From an optimization exercise on the open Yosys and OpenROAD flow, aimed at small area; shortcuts taken in it are not production practice. Function was checked by simulation only, so behaviour that the tests miss may differ from the original.

Fig. 1: met4 routing
Supply wires on this layer in grey.
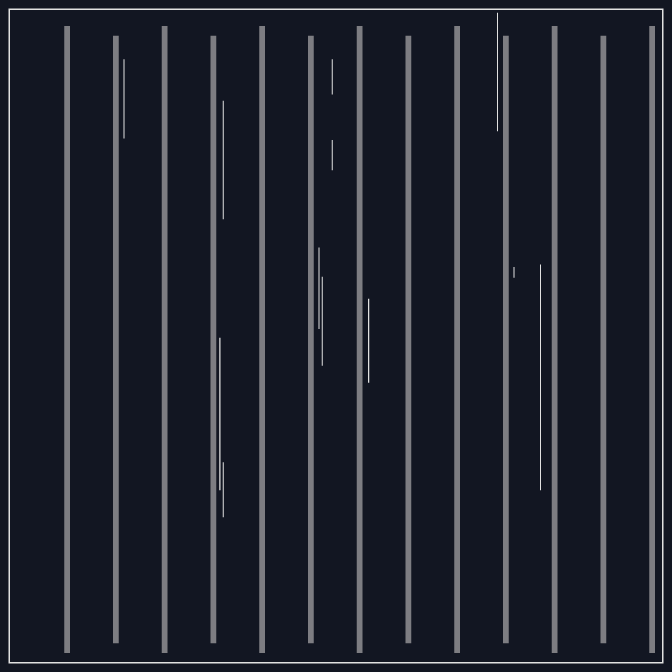
Fig. 2: M1 wires
Supply wires on this layer in grey.
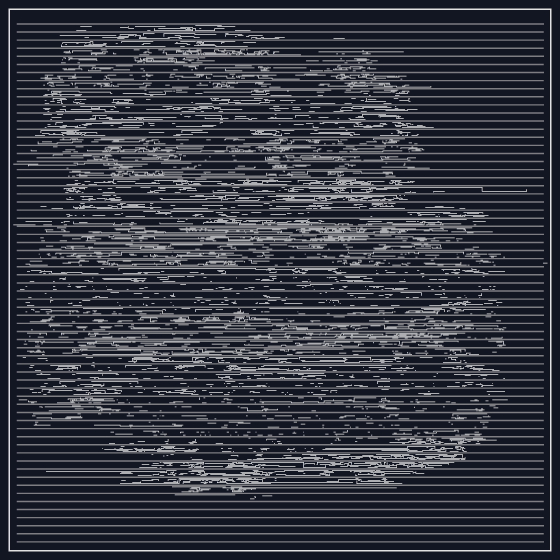
## run.sh

```bash
#!/bin/bash
# synth_recipe.tcl (not shown) runs the flow's synth.tcl, then flattens the netlist and writes it again
# the make line also repeats each setting of config.mk as NAME=value (left out here)
make -C /OpenROAD-flow-scripts/flow DESIGN_CONFIG=/design/flow/config.mk WORK_HOME=/design/flow/orfs CLKGATE_MAP_FILE= SYNTH_SCRIPT=/design/flow/synth_recipe.tcl finish
```

## config.mk

```make
export PLATFORM = sky130hd
export DESIGN_NAME = display
export DESIGN_NICKNAME = display
export VERILOG_FILES = /design/flow/design.v
export SDC_FILE = /design/flow/constraint.sdc
export NUM_CORES = 4
export LEC_CHECK = 0
export CAP_MARGIN = 20
export CORE_MARGIN = 2
export CORE_UTILIZATION = 40
export SLEW_MARGIN = 20
```

## constraint.sdc

```tcl
create_clock -name core_clock -period 20.0 [get_ports {clk}]
set_input_delay 4.0000 -clock core_clock [delete_from_list [all_inputs] [get_ports {clk}]]
set_output_delay 4.0000 -clock core_clock [all_outputs]
set_load 0.01 [all_outputs]
```

## design.v

```verilog
`timescale 1ns / 1ps
module vga_controller(
    input  wire clk, pix_en, reset,
    output reg h_sync, v_sync,
    output reg [9:0] coord_x, coord_y,
    output reg active_area
);
    localparam LEFT_PORCH		= 	48;
    localparam ACTIVE_WIDTH		= 	640;
    localparam RIGHT_PORCH		= 	16;
    localparam HORIZONTAL_SYNC	=	96;
    localparam TOTAL_WIDTH		=	800;
    localparam TOP_PORCH		= 	33;
    localparam ACTIVE_HEIGHT	= 	480;
    localparam BOTTOM_PORCH		= 	10;
    localparam VERTICAL_SYNC	=	2;
    localparam TOTAL_HEIGHT		=	525;
    reg h_sync_next, v_sync_next;
    reg [9:0] coord_x_next, coord_y_next;
    reg active_area_next;
    always @(posedge clk or posedge reset)
    begin
        if(reset)
        begin
            h_sync <= 0;
            v_sync <= 0;
            coord_x <= 0;
            coord_y <= 0;
            active_area <= 0;
        end
        else if(pix_en)
        begin
            h_sync <= h_sync_next;
            v_sync <= v_sync_next;
            coord_x <= coord_x_next;
            coord_y <= coord_y_next;
            active_area <= active_area_next;
        end
    end
    always @(*)
    begin
        h_sync_next = coord_x >= RIGHT_PORCH + ACTIVE_WIDTH && 
                      coord_x < RIGHT_PORCH + ACTIVE_WIDTH + HORIZONTAL_SYNC;
        v_sync_next	= coord_y >= TOP_PORCH + ACTIVE_HEIGHT && 
                      coord_y < TOP_PORCH + ACTIVE_HEIGHT + VERTICAL_SYNC;
        if(coord_x == TOTAL_WIDTH - 1)
        begin
            coord_x_next = 0;
            if(coord_y == TOTAL_HEIGHT - 1)
                coord_y_next = 0;
            else
                coord_y_next = coord_y + 1;
        end
        else
        begin
            coord_x_next = coord_x + 1;
            coord_y_next = coord_y;
        end
        active_area_next = coord_x < ACTIVE_WIDTH && coord_y < ACTIVE_HEIGHT;
    end
endmodule
`timescale 1ns/1ps
module graphics (
    input  wire        clk,
    input  wire        reset,
    input  wire        up,
    input  wire        down,
    input  wire        left,
    input  wire        right,
    input  wire        active_area,
    input  wire [9:0]  coord_x,
    input  wire [9:0]  coord_y,
    output reg  [2:0]  rgb
);
reg [9:0] ball_x;
reg [9:0] ball_y;
reg dir_x;
reg dir_y;
reg [21:0] counter;
parameter RADIUS = 15;
parameter MAX_X = 640;
parameter MAX_Y = 480;
always @(posedge clk or posedge reset) begin
    if (reset) begin
        ball_x <= 100;
        ball_y <= 100;
        dir_x <= 0;
        dir_y <= 0;
        counter <= 0;
    end else begin
        counter <= counter + 1;
        if (counter == 22'd20_000) begin
            counter <= 0;
            if (dir_x == 0)
                ball_x <= ball_x + 2;
            else
                ball_x <= ball_x - 2;
            if (dir_y == 0)
                ball_y <= ball_y + 2;
            else
                ball_y <= ball_y - 2;
            if (ball_x <= RADIUS)
                dir_x <= 0;
            else if (ball_x >= MAX_X - RADIUS)
                dir_x <= 1;
            if (ball_y <= RADIUS)
                dir_y <= 0;
            else if (ball_y >= MAX_Y - RADIUS)
                dir_y <= 1;
        end
    end
end
wire signed [10:0] dx;
wire signed [10:0] dy;
wire [21:0] dist_sq;
assign dx = coord_x - ball_x;
assign dy = coord_y - ball_y;
assign dist_sq = dx*dx + dy*dy;
always @(posedge clk or posedge reset) begin
    if (reset) begin
        rgb <= 3'b000;
    end
    else begin
        if (!active_area)
            rgb <= 3'b000;
        else begin
            if (dist_sq < RADIUS*RADIUS)
                rgb <= 3'b001;  
            else
                rgb <= 3'b000;
        end
    end
end
endmodule
`timescale 1ns / 1ps
module display(
    input wire clk, reset,
    input wire up, down, left, right,
    output wire h_sync, v_sync,
    output wire [2:0] rgb
);
    wire [9:0] coord_x, coord_y;
    wire active_area;
    reg clk_25;
    always @(posedge clk or posedge reset)
    begin
        if (reset)
            clk_25 <= 1'b0;
        else
            clk_25 <= ~clk_25;
    end
    vga_controller vga_controller_unit(
        .clk(clk), .pix_en(~clk_25), .reset(reset), .h_sync(h_sync), .v_sync(v_sync),
        .coord_x(coord_x), .coord_y(coord_y), .active_area(active_area)
    );
    graphics graphics_unit(
        .clk(clk), .reset(reset),
        .up(up), .down(down), .left(left), .right(right),
        .coord_x(coord_x), .coord_y(coord_y),
        .active_area(active_area), .rgb(rgb)
    );
endmodule
```

==> metrics.md <==
| Metric | Value |
|---|---|
| WP buf/inv | 5 |
| Largest class | multi-input combinational cells |
| Critical path endpoint category | flip-flop |
| Ant diodes | 0 |
| Non-clock buffers | 14 |
| CTS tree | built |
| Root buffer cell | clkbuf_16 |
| Layout cells sized above 1 | under 10% |
| Fraction of area in multi-input gates | a little under three quarters |
| Max reg flops | 22 |
| First-pass GRT wire length | between 40000 and 50000 um |
| Critical path's most frequent cell | fa_1 |
| Die Ht | around 180 um |
| Clock Sinks | 67 |
| GRT met2 Usage | about 28% |
| Setup repair bufs after CTS | 0 |
| Worst R2R End | graphics_unit.rgb[0]$_DFF_PP0_ |
| Synth warn | 3 |
| Number of top-level pins | 11 |
| GRT Resource Usage Total | between 10% and 20% |
| Post-Layout Inst Area | between 10000 and 15000 um2 |
| Non-clk invs | 340 |
| Worst-case clock buffer depth | 2 |
| Final Non-Filler Cells | approximately 1800 |
| Synth area leader | fa_1 |
| FF+latch count, synth | 67 |
| Worst setup startpoint | vga_controller_unit.coord_y[1]$_DFFE_PP0P_ |
| Clock buf count | 9 |
| Cell depth of the worst setup path | 30 |
| Mux share of post-synthesis cell area | less than 1% |
| Synth top area share | about two fifths |
| Worst-margin pin slew | 1.00 ns |
| Vias in the first global route | roughly 8900 |
| Largest net degree at the start of global routing | 68 |
| Routed met3 length | approximately 970 um |
| N_taps | 396 |
| Final sequential cell count | 67 |
| TritonRoute pass-1 iters | 5 |
| Multi-input logic area | 9580 um2 |
| Initial DRC count | 387 |
| Clk Latency, worst-skew pair | 0.34 ns |
| Setup_tns | 0 ns |
| Yosys cell types | between 60 and 70 |
| H-tree level count | 3 |
| CP Max Fanout | 7 |
| Drc violations | 0 |
| Hold Vio Cnt, Final | 0 |
| Via density | roughly 4.9 |
| Hold Startpoint | graphics_unit.counter[21]$_DFF_PP0_ |
| Drt wl/cell | between 10 and 15 um |
| WHS Path Cells | 1 |
| Cells after Synth | roughly 1300 |
| Worst setup margin | just over 9 ns |
| Dpl hpwl | between 20000 and 25000 um |
| Final Net Count | about 1700 |
| Status | finished clean |
| Most frequent cell after synthesis | inv_1 |
| Register area | roughly 1700 um2 |
| Worst slack, placed | ~9 ns |
| Simple-gate share of the synthesized area | a little under an eighth |
| Top cells by area, synth | fa_1 38%, dfrtp_1 12%, ha_1 12% |
| Synth top cells by count | 332 x inv_1, 240 x fa_1, 119 x ha_1 |
| Met3 usage | under 10% |
| Top Usage Layer GRT | met2 |
| Max incr delay on CP | 0.64 ns |
| Tcrit/Tclk final | 53.6% |
| R2R cell count | 30 |
| Largest family of logic cells by synthesized area | adder cells |
| Clock Skews | ~0.0047 ns |
| Unrepaired setup endpoints after global routing | false |
| Commonest non-fill, non-tap cell in the layout | inv_1 |
| Arr. time, crit path | roughly 11 ns |
| Clock buffer count from CTS | 9 |
| Die ar. | roughly 33000 um2 |
| Antenna viol nets, final | 0 |
| Inst Count DP | 1742 |
| Synth Area in Compound Gates | roughly 7.1% |
| Tmin final | around 11 ns |
| Post-synth top flop | dfrtp_1 |
| Starting Density | between 40% and 50% |
| Total grt overflow | 0 |
| Mapped Area | 12600 um2 |
| Slew Limit Headroom | between 30% and 40% |
| Met2 wire length | 12800 um |
| Synth Area in XOR/XNOR | approximately 6.7% |
| WHS | 0.475 ns |
| Rows | 64 |
| Non-clock buffer share | less than 1% |
| Flop2flop setup slack | 9.28 ns |
| EDFF count, synth | 0 |
| Required @ worst endpoint | roughly 20 ns |
| Sequential area share after synthesis | roughly an eighth |
| FILL cells | around 3000 |
| M1 wire length | around 12000 um |
| Width of the chip | ~180 um |
| Setup-failing EPs final | 0 |
| DP Area | ~13000 um2 |
| P&R area growth vs syn | 6.72% |
## Picture notes: Fig. 1
The longest straight run is 62.6 um. 10 nets have wire on it. The layer carries 297 um of wire. The wires run mostly vertical. The layer holds 1.2% of the routed length.
final WL: 25700 um
via count: 8702

## Picture notes: Fig. 2
1614 nets have wire on it. The wires run mostly horizontal. The layer holds 45% of the routed length. The longest straight run is 58.4 um. The layer carries 11600 um of wire.
met1 global-route usage: 23.0%

afterwards: timing with drivers on the ports:
The flow's constraints put no driver on any port. The routed layout listed below was extracted and timed again, unchanged, in two steps. Step 1, drivers: a clkbuf_16 drives clk and a buf_2 each remaining input, both assumed. Step 2 also shifts input and output timing later by t, the mid clock arrival at the registers, as if the neighbouring blocks saw the same clock. Three values: ideal, step 1, step 2; two values: the first two.
t (ns): 0.371
setup slack, ns: 9.276 / 9.276 / 9.276
pins driven straight from the clock port: 1
After both steps this run still meets setup and hold. The setup slack of this run moves by 0.000 ns with the drivers and by 0.000 ns with both steps.
